Source: an optimization exercise on an open RTL-to-GDS flow (aim: small area). Production flows keep margins and buffers that such runs may drop.
Only simulation tests tie the RTL to the original design; equivalence was not proved.
Some runs may be left out. An edit can pass the tests and still lose a function that they never use.
Power is estimated from default activity; no workload was simulated.

Run 1, floorplan with the power grid:
Drawn at 1.5 px/um. Pins as bars on the die edge. Tap cells in gray.
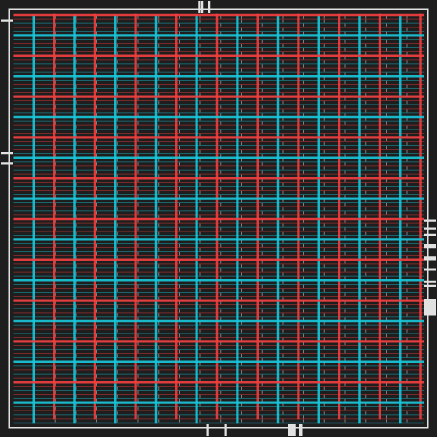
Run 1, cell classes on the final placement:
Drawn at 2 px/um. Fill, decap, tap and diode cells in gray.
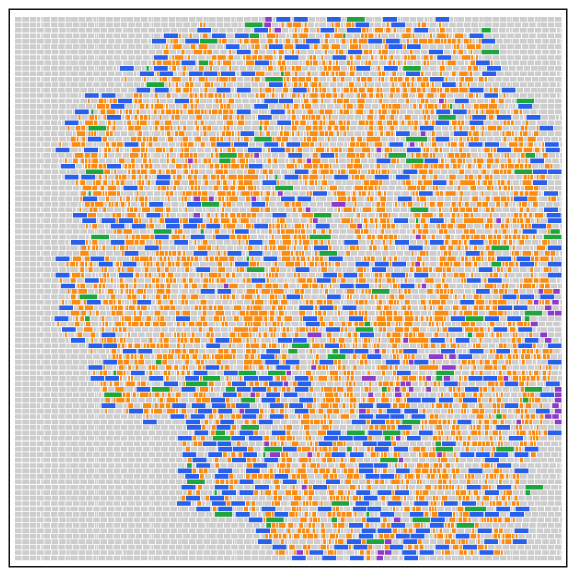
Run 1, routed clock nets over the placement:
Drawn at 1.5 px/um.
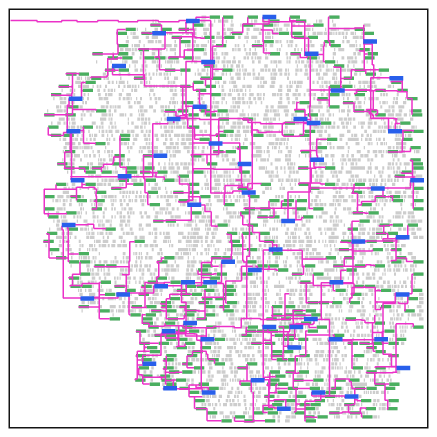
File: config.mk
export PLATFORM = sky130hd
export DESIGN_NAME = project2
export DESIGN_NICKNAME = project2
export VERILOG_FILES = /design/flow/design.v
export SDC_FILE = /design/flow/constraint.sdc
export NUM_CORES = 4
export LEC_CHECK = 0
export CAP_MARGIN = 20
export CORE_MARGIN = 2
export CORE_UTILIZATION = 40
export SLEW_MARGIN = 20
File: constraint.sdc
create_clock -name core_clock -period 12.0 [get_ports {clock}]
set_input_delay 2.4000 -clock core_clock [delete_from_list [all_inputs] [get_ports {clock}]]
set_output_delay 2.4000 -clock core_clock [all_outputs]
set_load 0.01 [all_outputs]
File: design.v
`timescale 1ns / 1ps
module project2(clock, reset, switches, buttons, leds, cathods, anodes);
	input  clock;
	input  reset;
	input [6:0] switches;
	input [3:0] buttons;
	output reg [7:0] leds;
	output reg [7:0] cathods;
	output reg [3:0] anodes;
	integer count;
	integer myCount;
	integer player;
	integer defaultMessage;
	integer temp3;
	integer temp2;
	integer temp1;
	integer temp0;
	integer backupValue0;
	integer backupValue1;
	integer backupValue2;
	integer backupValue3;
	integer finalValue0;
	integer finalValue1;
	integer finalValue2;
	integer finalValue3;
	integer pressed;
	integer checking;
	integer flag;
	integer attempts;
	integer flag_attempts;
	always @(posedge clock)
	begin
		if(reset)
		begin
			leds = 8'b00000000;
			cathods = 8'b11111111;
			anodes = 4'b1111;
			count = 0;
			myCount = 0;
			player = 1'b0;
			defaultMessage = 1'b1;
			temp3 = 8'b11111111;
			temp2 = 8'b11111111;
			temp1 = 8'b11111111;
			temp0 = 8'b11111111;
			backupValue0 = 0;
			backupValue1 = 0;
			backupValue2 = 0;
			backupValue3 = 0;
			finalValue0 = 0;
			finalValue1 = 0;
			finalValue2 = 0;
			finalValue3 = 0;
			pressed = 1'b0;
			checking = 0;
			flag = 0;
			attempts = 0;
			flag_attempts = 1'b1;
			end
			else
		begin
		if(checking != 0)
		begin
			flag = 1;
		end
		else
		begin
			flag = 0;
		end
		if(switches[6] == 1)
		begin
			if(flag_attempts == switches[6])
			begin
				attempts = attempts + switches[6];
				flag_attempts = 1'b0;
			end
		end
		if(flag == 1)
		begin
			if(checking == 1)
			begin
				if(myCount < 10000000)
				begin
					leds = 8'b11111111;
				end
				else if(myCount < 20000000)
				begin
					leds = 8'b00000000;
				end
				else
				begin
					myCount = 0;
				end
				myCount = myCount + 1;
				temp3 = 8'b11111111;
				temp2 = 8'b11111111;
				temp1 = 8'b11111111;
				case(attempts)
				4'h0: temp0 = 8'b11000000;
				4'h1: temp0 = 8'b11111001;
				4'h2: temp0 = 8'b10100100;
				4'h3: temp0 = 8'b10110000;
				4'h4: temp0 = 8'b10011001;
				4'h5: temp0 = 8'b10010010;
				4'h6: temp0 = 8'b10000010;
				4'h7: temp0 = 8'b11111000;
				4'h8: temp0 = 8'b10000000;
				4'h9: temp0 = 8'b10010000;
				4'hA: temp0 = 8'b10001000;
				4'hb: temp0 = 8'b10000011;
				4'hC: temp0 = 8'b11000110;
				4'hd: temp0 = 8'b10100001;
				4'hE: temp0 = 8'b10000110;
				4'hF: temp0 = 8'b10001110;
				default: temp0 = 8'b11000000;
				endcase
			end
			else if(checking == 2)
			begin
				temp3 = 8'b11111111;
				temp2 = 8'b10100100;
				temp1 = 8'b11000111;
				temp0 = 8'b11000000;
			end
			else
			begin
				temp3 = 8'b11111111;
				temp2 = 8'b10100100;
				temp1 = 8'b10001001;
				temp0 = 8'b11001111;
			end
			if(switches[5] == 0 && switches[4] == 1 && checking != 1)
			begin
				defaultMessage = 0;
				checking = 0;
				flag_attempts = 1'b1;
			end
			if(switches[5] == 0 && switches[4] == 0 && checking == 1)
			begin
				defaultMessage = 1;
				checking = 0;
				attempts = 0;
				flag_attempts = 1'b1;
				count = 0;
				myCount = 0;
				pressed = 0;
				player = 0;
				leds = 0;
				temp0 = 8'b10111111;
				temp1 = 8'b10111111;
				temp2 = 8'b10111111;
				temp3 = 8'b10111111;
				backupValue0 = 0;
				backupValue1 = 0;
				backupValue2 = 0;
				backupValue3 = 0;
				finalValue0 = 0;
				finalValue1 = 0;
				finalValue2 = 0;
				finalValue3 = 0;
			end
		end
		else
		begin
			if(switches[5] == 1 && player == 1)
			begin
				if(finalValue0 == backupValue0 && finalValue1 == backupValue1 &&
					finalValue2 == backupValue2 && finalValue3 == backupValue3)
				begin
					checking = 1;
				end
				else if((backupValue0 > finalValue0) ||
						 (backupValue0 == finalValue0 && 
						  backupValue1 > finalValue1) ||
						 (backupValue0 == finalValue0 &&
						  backupValue1 == finalValue1 &&
						  backupValue2 > finalValue2) ||
						 (backupValue0 == finalValue0 &&
						  backupValue1 == finalValue1 &&
						  backupValue2 == finalValue2 &&
						  backupValue3 > finalValue3)
						 )
				begin
					checking = 2;
				end
				else
				begin
					checking = 3;
				end
			end
			if(switches[4] != player)
			begin
				backupValue0 = finalValue0;
				backupValue1 = finalValue1;
				backupValue2 = finalValue2;
				backupValue3 = finalValue3;
				finalValue0 = 0;
				finalValue1 = 0;
				finalValue2 = 0;
				finalValue3 = 0;
				defaultMessage = 1;
			end
			if(defaultMessage == 1)
			begin
				temp3 = 8'b10001100;
				temp2 = 8'b11000111;
				temp1 = 8'b11111111;
				if(switches[4] == 1'b0)
				begin
					player = 0;
					temp0 = 8'b11111001;
				end
				else
				begin
					player = 1;
					temp0 = 8'b10100100;
				end
			end
			if(switches[3:0] != 0)
			begin
				if(defaultMessage == 1)
				begin
					defaultMessage = 0;
					temp0 = 8'b11000000;
					temp1 = 8'b11000000;
					temp2 = 8'b11000000;
					temp3 = 8'b11000000;
				end
				else
				begin
					if(pressed == 0)
					begin
						pressed = 1;
						case(switches[3:0])
						4'h1: 
							finalValue0 = finalValue0 + buttons[3:0];
						4'h2:
							finalValue1 = finalValue1 + buttons[3:0];
						4'h4: 
							finalValue2 = finalValue2 + buttons[3:0];
						4'h8:
							finalValue3 = finalValue3 + buttons[3:0];
						endcase
					end
					else
					begin
						if(buttons[3:0] == 0)
						begin
							pressed = 0;
						end
					end
				end
				if(finalValue0 > 15)
				begin
					finalValue0 = 0;
				end
				if(finalValue1 > 15)
				begin
					finalValue1 = 0;
				end
				if(finalValue2 > 15)
				begin
					finalValue2 = 0;
				end
				if(finalValue3 > 15)
				begin
					finalValue3 = 0;
				end
				case(finalValue0)
				4'h0: temp0 = 8'b11000000;
				4'h1: temp0 = 8'b11111001;
				4'h2: temp0 = 8'b10100100;
				4'h3: temp0 = 8'b10110000;
				4'h4: temp0 = 8'b10011001;
				4'h5: temp0 = 8'b10010010;
				4'h6: temp0 = 8'b10000010;
				4'h7: temp0 = 8'b11111000;
				4'h8: temp0 = 8'b10000000;
				4'h9: temp0 = 8'b10010000;
				4'hA: temp0 = 8'b10001000;
				4'hb: temp0 = 8'b10000011;
				4'hC: temp0 = 8'b11000110;
				4'hd: temp0 = 8'b10100001;
				4'hE: temp0 = 8'b10000110;
				4'hF: temp0 = 8'b10001110;
				default: temp0 = 8'b11000000;
				endcase
				case(finalValue1)
				4'h0: temp1 = 8'b11000000;
				4'h1: temp1 = 8'b11111001;
				4'h2: temp1 = 8'b10100100;
				4'h3: temp1 = 8'b10110000;
				4'h4: temp1 = 8'b10011001;
				4'h5: temp1 = 8'b10010010;
				4'h6: temp1 = 8'b10000010;
				4'h7: temp1 = 8'b11111000;
				4'h8: temp1 = 8'b10000000;
				4'h9: temp1 = 8'b10010000;
				4'hA: temp1 = 8'b10001000;
				4'hb: temp1 = 8'b10000011;
				4'hC: temp1 = 8'b11000110;
				4'hd: temp1 = 8'b10100001;
				4'hE: temp1 = 8'b10000110;
				4'hF: temp1 = 8'b10001110;
				default: temp1 = 8'b11000000;
				endcase
				case(finalValue2)
				4'h0: temp2 = 8'b11000000;
				4'h1: temp2 = 8'b11111001;
				4'h2: temp2 = 8'b10100100;
				4'h3: temp2 = 8'b10110000;
				4'h4: temp2 = 8'b10011001;
				4'h5: temp2 = 8'b10010010;
				4'h6: temp2 = 8'b10000010;
				4'h7: temp2 = 8'b11111000;
				4'h8: temp2 = 8'b10000000;
				4'h9: temp2 = 8'b10010000;
				4'hA: temp2 = 8'b10001000;
				4'hb: temp2 = 8'b10000011;
				4'hC: temp2 = 8'b11000110;
				4'hd: temp2 = 8'b10100001;
				4'hE: temp2 = 8'b10000110;
				4'hF: temp2 = 8'b10001110;
				default: temp2 = 8'b11000000;
				endcase
				case(finalValue3)
				4'h0: temp3 = 8'b11000000;
				4'h1: temp3 = 8'b11111001;
				4'h2: temp3 = 8'b10100100;
				4'h3: temp3 = 8'b10110000;
				4'h4: temp3 = 8'b10011001;
				4'h5: temp3 = 8'b10010010;
				4'h6: temp3 = 8'b10000010;
				4'h7: temp3 = 8'b11111000;
				4'h8: temp3 = 8'b10000000;
				4'h9: temp3 = 8'b10010000;
				4'hA: temp3 = 8'b10001000;
				4'hb: temp3 = 8'b10000011;
				4'hC: temp3 = 8'b11000110;
				4'hd: temp3 = 8'b10100001;
				4'hE: temp3 = 8'b10000110;
				4'hF: temp3 = 8'b10001110;
				default: temp3 = 8'b11000000;
				endcase
			end
		end
		if(count <= 1500)
		begin
			anodes = 4'b0111;
			cathods = temp0;
			count = count + 1;
		end
		else if(count <= 3000)
		begin
			anodes = 4'b1011;
			cathods = temp1;
			count = count + 1;
		end
		else if(count <= 4500)
		begin
			anodes = 4'b1101;
			cathods = temp2;
			count = count + 1;
		end
		else if(count <= 6000)
		begin
			anodes = 4'b1110;
			cathods = temp3;
			count = count + 1;
		end
		else
		begin
			count = 0;
		end
		end
	end
endmodule
File: run.sh
#!/bin/bash
# synth_recipe.tcl (not shown) runs the flow's synth.tcl, then flattens the netlist and writes it again
# the make line also repeats each setting of config.mk as NAME=value (left out here)
make -C /OpenROAD-flow-scripts/flow DESIGN_CONFIG=/design/flow/config.mk WORK_HOME=/design/flow/orfs CLKGATE_MAP_FILE= SYNTH_SCRIPT=/design/flow/synth_recipe.tcl finish
==> out/qor.yml, run 1 <==
status:
  outcome: "finished clean"
sta:
  worst-slew-pin-transition_ns: 1.087
  finalSetupViolations: 0
  grt_setup_unrepaired: "false"
  max_clock_freq_mhz: 110.7
  drv_slew: 0
  whs_ns: 0.4434
final_layout:
  final_cell_mix: "dfxtp_1, nor2_1, nand2_1, a21oi_1, ha_1"
  layout.filler_cells: 7499
  num_antenna_cells: 1
  most_common_cell_after_layout_fill_and_taps_aside: "dfxtp_1"
  layout.sequential_cells: 495
  bufAreaShareNonClock_pct: 2.272
  design.final.nets: 3921
  area_share_clock_buf_inv_pct: 5.790
route:
  vias_per_cell: 5.997
  count_of_nets_left_with_antenna_violations_after_detail_routing: 0
  drt_wl_total_mm: 91.57
cts:
  cts_setup_buffers: 0
  cts_num_sinks: 495
  tritoncts.num_buffers: 57
power:
  flip_flop_and_latch_power_mw: 1.67
  top_power_group: "the clock network"
  power.combinational.total_uw: 346
  sequential_share_of_power_pct: 44.1
  switching_share_pct: 27.40
critical_path:
  cp_slowest_stage_delay_ns: 0.84
  type_of_the_worst_setup_path: "in2reg"
  critical_path.slowest_cell: "clkdlybuf4s50_1"
  crit_path_cell_trace: "clkdlybuf4s50_1, xnor2_4, buf_12, and2_1, ha_1, fa_1, o211ai_1, o21a_1, nor3_1, nand3_1, o311a_1, nor4b_1, and2_1, nor2_1, nor2b_1, inv_1, ha_1, nand2_1, nand2_1, o21ai_0, a221oi_1, a2111o_1, o311a_1, a2111o_1"
  worst_r2r_path_depth: 23
  rrSetupSlack_ns: 4.92
  crit_arrival_ns: 9.55
  setup.worst_path.start: "switches[4]"
  critPathRequiredTime_ns: 12.51
  timing.critical_path.to_type: "register"
  worst-path-stages: 24
synthesis:
  postSynthRegisterBits: 495
  yosys-top-cells-area: "dfxtp_1, ha_1, nor2_1, a21oi_1, a22oi_1"
  yosys.area.top_type_share_pct: 32.98
  netlist_area_mm2: 0.03004
  synth-async-reset-ratio_pct: 0
  yosys_top_cell_by_area: "dfxtp_1"
  post_synth_top_flop: "dfxtp_1"
  synthesis.nets: 4035
  post_synth.cell_area_avg_um2: 7.834
  synth_enable_flop_cells: 0
  synth.cells.most_frequent: "dfxtp_1, nor2_1, nand2_1"
hold_path:
  holdPathStages: 1
  hold_path_end: "temp3[7]$_SDFF_PP1_"
placement:
  place_inst: 4630
  detailed_place.area_mm2: 0.03099
  port_buffers: 32
  place.detailed.hpwl_mm: 61.91
  dp_slack_ns: 2.545
job:
  max_cap_violations: 0
global_route:
  global_route.overflow_total: 0
  first_global_vias: 26633
floorplanning:
  die_width_um: 278.1
Notes on 'floorplan with the power grid' above:
| color | net |
|---|---|
| red | VDD |
| cyan | VSS |
rows: 100
tap cells: 969
met5 straps: 20
placeable core area: 0.07445 mm^2
Die H: 278.1 um
highest ir drop seen on vdd: 0.0001105 V

Notes on 'cell classes on the final placement' above:
| color | class | cells | share of their area |
|---|---|---|---|
| purple | other buffers and delay cells | 80 | 2.4% |
| green | clock drivers and dummy loads | 104 | 6.0% |
| blue | flops | 495 | 31% |
| orange | combinational and other logic | 3087 | 60% |
sequential fraction of total cell area: 30.09%
final design utilization: 44.24%
cell row count: 100
post-route cell area: 0.03293 mm^2

Notes on 'routed clock nets over the placement' above:
[blue] clock drivers | count: 57
[green] flip-flops | count: 495
[magenta] clock wires | length: 7200 um
routed clock nets: 58
share of total power in the clock network: 46.8%
insertion delay to the later sink of the worst-skew pair: 0.65 ns
Max Clock Skew: 0.04150 ns
Clock Power: 1.77 mW

-- run 1: metal layers --
metal	share of wire [%]	wire length, um	vias up	track usage, %
li1	-	-	13767	-
met1	47	42690	13490	32.54
met2	44	40370	972	36.37
met3	6.5	5987	167	3.249
met4	2.7	2483	6	7.512
met5	0.033	30	-	0
-- run 1: state kept, by name, summed over array words and instances (netlist names), 4 cells and up --
name / flops
backupValue0: 32
attempts: 32
temp1: 8
backupValue2: 32
backupValue1: 32
finalValue3: 32
temp2: 8
temp0: 8
finalValue1: 32
flag_attempts: 32
cathods: 8
finalValue2: 32
backupValue3: 32
anodes: 4
checking: 32
finalValue0: 32
count: 32
defaultMessage: 32
temp3: 8
myCount: 32
-- run 1: cell families (layout without fill, tap and decap cells) --
logic type / Yosys count / in the layout / share of synthesized area, %
mux: 34 / 34 / 1.162
other cells: 0 / 1 / 0
fa+ha+maj: 187 / 187 / 7.888
simple gates: 1576 / 1576 / 26.68
compound gates: 997 / 997 / 21.91
xor+xnor: 130 / 130 / 3.840
flops: 495 / 495 / 32.98
buf+inv: 416 / 347 / 5.535
--- run 2 (changed files replaced; the others as in run 1) ---
==> design.v <==
`timescale 1ns / 1ps
module project2(clock, reset, switches, buttons, leds, cathods, anodes);
	input  clock;
	input  reset;
	input [6:0] switches;
	input [3:0] buttons;
	output [7:0] leds;
	output [7:0] cathods;
	output [3:0] anodes;
	reg        act;       
	reg        win;       
	reg        hi;        
	reg        dm;        
	reg        shd;       
	reg        player;
	reg        pressed;
	reg        fa;        
	reg  [3:0] att;       
	reg        ovf;       
	reg  [3:0] fin0, fin1, fin2, fin3;
	reg  [3:0] bak0, bak1, bak2, bak3;
	reg        led;
	reg [23:0] bc;        
	reg  [1:0] ph;        
	reg [10:0] sc;        
	reg        blank;     
	reg  [4:0] cc;        
	wire sw_any  = |switches[3:0];
	wire inc     = switches[6] & fa;
	wire ng      = act & win & ~switches[5] & ~switches[4];    
	wire retry   = act & ~win & ~switches[5] & switches[4];
	wire cmp     = ~act & switches[5] & player;
	wire pc      = ~act & (switches[4] != player);              
	wire dm1     = dm | pc;
	wire entry   = ~act & sw_any & ~dm1;                        
	wire addit   = entry & ~pressed;
	wire [15:0] fv = {fin0, fin1, fin2, fin3};
	wire [15:0] bv = {bak0, bak1, bak2, bak3};
	wire eq = (fv == bv);
	wire lo = (bv > fv);
	wire s0 = switches[3:0] == 4'b0001;
	wire s1 = switches[3:0] == 4'b0010;
	wire s2 = switches[3:0] == 4'b0100;
	wire s3 = switches[3:0] == 4'b1000;
	wire [3:0] sel = ({4{s0}} & fin0) | ({4{s1}} & fin1) | ({4{s2}} & fin2) | ({4{s3}} & fin3);
	wire [4:0] sum = sel + buttons;
	wire [3:0] nv  = sum[4] ? 4'd0 : sum[3:0];
	wire clr_fin = pc | ng;
	wire [3:0] fin0_n = clr_fin ? 4'd0 : (addit & s0) ? nv : fin0;
	wire [3:0] fin1_n = clr_fin ? 4'd0 : (addit & s1) ? nv : fin1;
	wire [3:0] fin2_n = clr_fin ? 4'd0 : (addit & s2) ? nv : fin2;
	wire [3:0] fin3_n = clr_fin ? 4'd0 : (addit & s3) ? nv : fin3;
	wire [3:0] att_n = ng ? 4'd0 : (inc & ~ovf) ? att + 4'd1 : att;
	wire sc_end  = sc == 11'h02f;                  
	wire sc_pend = sc == 11'h017;                  
	wire sc_fb   = ~(sc[10] ^ sc[8]);
	wire [1:0]  ph_n = ng ? 2'd0 : sc_end ? ph + 2'd1 : ph;
	wire [10:0] sc_n = ng ? 11'd0 : sc_end ? {10'd0, ~ph[1]} : {sc[9:0], sc_fb};
	wire hold_n = ~ng & (ph == 2'd3) & sc_pend;    
	wire blink   = act & win & ~ng;
	wire bc_bnd  = {bc[23:3], bc[1:0]} == {21'h193_5be, 2'b11};
	wire bc_fb   = ~(bc[23] ^ bc[22] ^ bc[21] ^ bc[16]);
	wire [23:0] bc_n = ~blink ? 24'hc9adf7 :
	                   bc_bnd ? {22'd0, ~led & ~bc[2], ~led} : {bc[22:0], bc_fb};
	wire led_n = blink & (led ^ bc_bnd);
	localparam [4:0] C_BL = 5'd16, C_DA = 5'd17, C_L = 5'd18, C_H = 5'd19, C_I = 5'd20, C_P = 5'd21;
	wire [3:0] dig = (ph_n == 2'd0) ? fin0_n : (ph_n == 2'd1) ? fin1_n : (ph_n == 2'd2) ? fin2_n : fin3_n;
	reg [4:0] code;
	always @(*) begin
		if (act) begin
			if (ng)
				code = C_DA;
			else if (win)
				code = (ph_n == 2'd0) ? {1'b0, att_n} : C_BL;
			else
				case (ph_n)
				2'd0: code = hi ? C_I : 5'd0;
				2'd1: code = hi ? C_H : C_L;
				2'd2: code = 5'd2;
				default: code = C_BL;
				endcase
		end else if (sw_any | (~dm1 & shd))
			code = {1'b0, dig};
		else if (dm1)
			case (ph_n)
			2'd0: code = switches[4] ? 5'd2 : 5'd1;
			2'd1: code = C_BL;
			2'd2: code = C_L;
			default: code = C_P;
			endcase
		else
			case (ph_n)
			2'd0: code = hi ? C_I : 5'd0;
			2'd1: code = hi ? C_H : C_L;
			2'd2: code = 5'd2;
			default: code = C_BL;
			endcase
	end
	always @(posedge clock) begin
		if (reset) begin
			act <= 1'b0; win <= 1'b0; hi <= 1'b0;
			dm <= 1'b1; shd <= 1'b0; player <= 1'b0; pressed <= 1'b0; fa <= 1'b1;
			att <= 4'd0; ovf <= 1'b0;
			fin0 <= 4'd0; fin1 <= 4'd0; fin2 <= 4'd0; fin3 <= 4'd0;
			bak0 <= 4'd0; bak1 <= 4'd0; bak2 <= 4'd0; bak3 <= 4'd0;
			led <= 1'b0; bc <= 24'hc9adf7;
			ph <= 2'd0; sc <= 11'h400; blank <= 1'b1;
			cc <= C_BL;
		end else begin
			act <= act ? ~(ng | retry) : cmp;
			if (cmp) begin
				win <= eq;
				hi <= ~lo;
			end
			dm <= act ? (ng | (dm & ~retry)) : (dm1 & ~sw_any);
			shd <= ~act & (shd | sw_any);
			player <= act ? (player & ~ng) : switches[4];
			pressed <= ng ? 1'b0 : entry ? (pressed ? |buttons : 1'b1) : pressed;
			fa <= (ng | retry) | (fa & ~inc);
			att <= att_n;
			ovf <= ~ng & (ovf | (inc & (&att)));
			fin0 <= fin0_n; fin1 <= fin1_n; fin2 <= fin2_n; fin3 <= fin3_n;
			if (ng) begin
				bak0 <= 4'd0; bak1 <= 4'd0; bak2 <= 4'd0; bak3 <= 4'd0;
			end else if (pc) begin
				bak0 <= fin0; bak1 <= fin1; bak2 <= fin2; bak3 <= fin3;
			end
			led <= led_n;
			bc <= bc_n;
			ph <= ph_n;
			sc <= sc_n;
			blank <= 1'b0;
			if (!hold_n)
				cc <= code;
		end
	end
	assign leds = {8{led}};
	assign anodes = blank ? 4'b1111 : ~(4'b1000 >> ph);
	reg [6:0] seg;
	always @(*) begin
		case (cc)
		5'd0:  seg = 7'b1000000;
		5'd1:  seg = 7'b1111001;
		5'd2:  seg = 7'b0100100;
		5'd3:  seg = 7'b0110000;
		5'd4:  seg = 7'b0011001;
		5'd5:  seg = 7'b0010010;
		5'd6:  seg = 7'b0000010;
		5'd7:  seg = 7'b1111000;
		5'd8:  seg = 7'b0000000;
		5'd9:  seg = 7'b0010000;
		5'd10: seg = 7'b0001000;
		5'd11: seg = 7'b0000011;
		5'd12: seg = 7'b1000110;
		5'd13: seg = 7'b0100001;
		5'd14: seg = 7'b0000110;
		5'd15: seg = 7'b0001110;
		5'd17: seg = 7'b0111111;
		5'd18: seg = 7'b1000111;
		5'd19: seg = 7'b0001001;
		5'd20: seg = 7'b1001111;
		5'd21: seg = 7'b0001100;
		default: seg = 7'b1111111;
		endcase
	end
	assign cathods = {1'b1, seg};
endmodule
==> run 2 against run 1 <==
Against the previous run:
- final cell count shrank 82%
- wire length shrank 85%
- worst hold slack better by 0.00089 ns
- largest power group is now registers
- highest routed layer is now met4
==> out/qor.yml, run 2 <==
placement:
  detailed_place.area_mm2: 0.005862  # -81%
  port_buffers: 31  # -3.1%
  dp_slack_ns: 4.691  # +2.146 ns
global_route:
  first_global_vias: 4671  # -82%
  global_route.usage.met2_pct: 32.06  # -4.3 points
  use_met3_pct: 3.430  # +0.18 points
  global_route.overflow_total: 0  # unchanged
  globalRoute.busiestLayer: "met2"
  grtUsageMet1_pct: 27.58  # -5.0 points
job:
  max_cap_violations: 0  # unchanged
synthesis:
  synth.cells.most_frequent: "dfxtp_1, nand2_1, a21oi_1, nor2_1, ha_1"
  synthesis.nets: 722  # -82%
  yosys.area_share.adder_pct: 8.789  # +0.90 points
  basic_gate_share_of_the_synthesized_area_counting_and_or_nand_and_nor_cells_pct: 25.98  # -0.70 points
  post_synth_top_flop: "dfxtp_1"
  area_share_of_xor_xnor_cells_in_the_synthesized_design_pct: 2.049  # -1.8 points
  netlist_area_mm2: 0.005495  # -82%
  synth_enable_flop_cells: 0  # unchanged
  yosys_top_cell_by_area: "dfxtp_1"
  synth_top_family_by_area: "simple AND/OR/NAND/NOR gates"
  synthMuxAreaShare_pct: 3.279  # +2.1 points
power:
  top_power_group: "registers"
  sequential_share_of_power_pct: 47.7  # +3.6 points
  flip_flop_and_latch_power_uw: 332  # -80%
  power.combinational.total_uw: 75.7  # -78%
  switching_share_pct: 28.00  # +0.60 points
  vdd.ir_drop.worst_v: 0.00006495  # -41%
  clkPwrFrac_pct: 41.4  # -5.4 points
sta:
  final.setup_skew_ns: 0.007958  # -0.03354 ns
  whs_ns: 0.4443  # +0.0008860 ns
  grt_setup_unrepaired: "false"
  worst-slew-pin-transition_ns: 0.8545  # -0.2321 ns
  drv_slew: 0  # unchanged
  finalSetupViolations: 0  # unchanged
critical_path:
  cp_slowest_stage_delay_ns: 0.76  # -0.08 ns
  crit_arrival_ns: 7.29  # -2.26 ns
  setup.worst_path.start: "switches[0]"
  critPathRequiredTime_ns: 12.25  # -0.26 ns
  critical_path.slowest_cell: "clkdlybuf4s50_1"
  type_of_the_worst_setup_path: "in2reg"
status:
  outcome: "finished clean"
final_layout:
  register_with_the_most_flip_flops: "bc"
  num_antenna_cells: 0  # -1
  largest_register_ff_count: 24
  final_cell_mix: "dfxtp_1, nand2_1, nor2_1, a21oi_1, ha_1"
route:
  top_layer_used: "met4"
  drt_wl_total_mm: 14.19  # -85%
  met2_length_mm: 6.390  # -84%
  met3RoutedLength_um: 814  # -86%
  vias_per_cell: 5.734  # -4.4%
cts:
  tritoncts.num_buffers: 9  # -84%
  cts_setup_buffers: 0  # unchanged
  cts_num_sinks: 96  # -81%
floorplanning:
  fp.dieH_um: 121.2  # -56%
run 2: changes by cell type after synthesis, sizes merged, moves of 106 or more:
cell and delta:
nand4 -106, and2 -113, clkbuf -180, inv -123, nand3 -117, dfxtp -399
o21ai -173, a21oi -196, a22oi -151, nor2 -385, nand2 -225, ha -146
run 2: cell type report:
cell class / instances / area, um^2
Clock buffer: 9 / 225.2
Timing Repair Buffer: 35 / 340.3
Fill cell: 1344 / 7186
Tap cell: 176 / 220.2
Multi-Input combinational cell: 494 / 3228
Sequential cell: 96 / 1922
Inverter: 41 / 153.9
Clock inverter: 7 / 72.57
run 2: worst paths after layout:
kind	slack [ns]	end	depth (start not counted)
worst max-delay path	4.96	seg[1]$_DFF_P_	22
worst min-delay path	0.44	bc[11]$_SDFF_PP1_	2
worst max register to register	6.99	seg[1]$_DFF_P_	17
worst min register to register	0.44	bc[11]$_SDFF_PP1_	2
run 2: kinds of logic (layout without fill, tap and decap cells):
family | count (synthesis) | after routing
simple gates | 274 | 274
compound gates | 152 | 152
flops | 96 | 96
buf+inv | 81 | 92
fa+ha+maj | 38 | 38
mux | 17 | 17
xor+xnor | 12 | 12
other cells | 1 | 1
Run 2, clock nets:
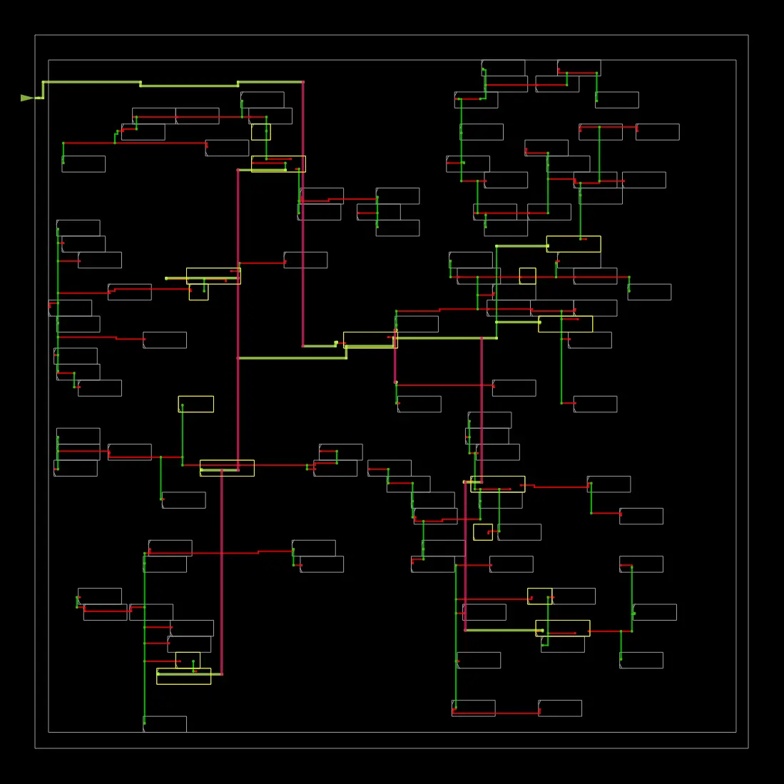
insertion delay to the later sink of the worst-skew pair: 0.36 ns
Clock Power: 288 uW

Run 2, cell classes on the final placement:
Drawn at 6 px/um. Fill, decap, tap and diode cells in gray.
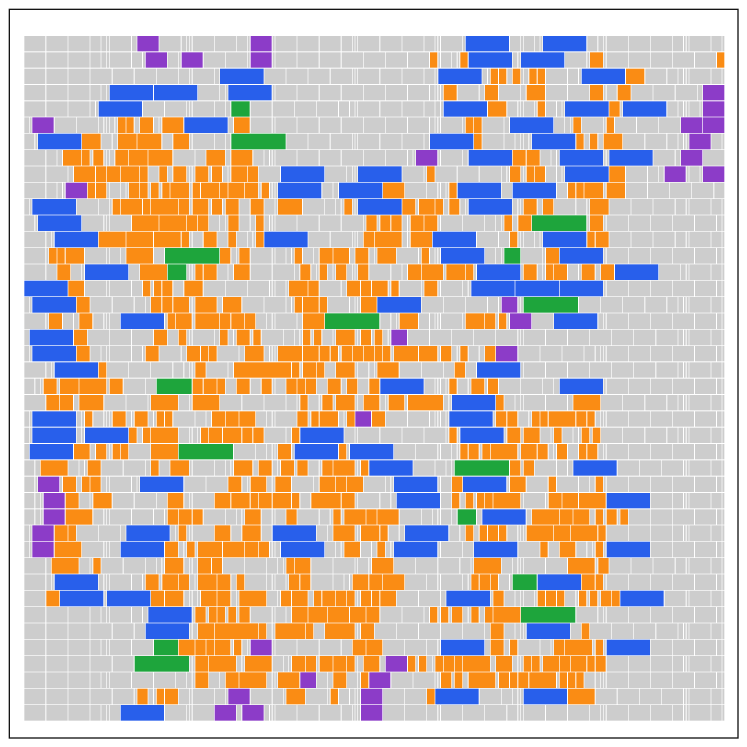
| color | class | cells | share of their area |
|---|---|---|---|
| green | clock drivers and dummy loads | 16 | 5.0% |
| orange | combinational and other logic | 535 | 57% |
| purple | other buffers and delay cells | 35 | 5.7% |
| blue | flops | 96 | 32% |
cell row count: 42
placeable core area: 0.01335 mm^2
final design utilization: 46.17%
sequential fraction of total cell area: 31.19%
post-route cell area: 0.006162 mm^2

[static timing again, ports no longer ideal]
Ports are ideal in the flow. The routed layouts listed here were re-timed in OpenROAD.
Step 1 (the two cells are an assumption about what drives the block):
set clk [get_ports {clock}]
set_driving_cell -lib_cell sky130_fd_sc_hd__clkbuf_16 $clk
set_driving_cell -lib_cell sky130_fd_sc_hd__buf_2 [delete_from_list [all_inputs] $clk]
Step 2 adds t to the input delays and takes it off the output delays; t is the mean of the earliest and latest rising clock arrival at the registers after step 1. Input paths then give back, and output paths get back, about the clock's delay inside the block.
a / b / c = ideal / step 1 / step 2; a / b = the first two.
| run | shift t [ns] | setup WS [ns] | hold WS [ns] | worst setup path at the end | worst register clock-pin slew, ns |
|---|---|---|---|---|---|
| run 1 | 0.692 | 2.964 / 2.947 / 2.255 | 0.443 / 0.443 / 0.443 | input to register | 0.07 / 0.07 |
| run 2 | 0.399 | 4.963 / 4.978 / 4.579 | 0.444 / 0.444 / 0.444 | input to register | 0.07 / 0.07 |
After both steps setup and hold are still met in every run listed. For run 1, which loses most, drivers alone change the setup slack by -0.017 ns; drivers and shift together by -0.709 ns.
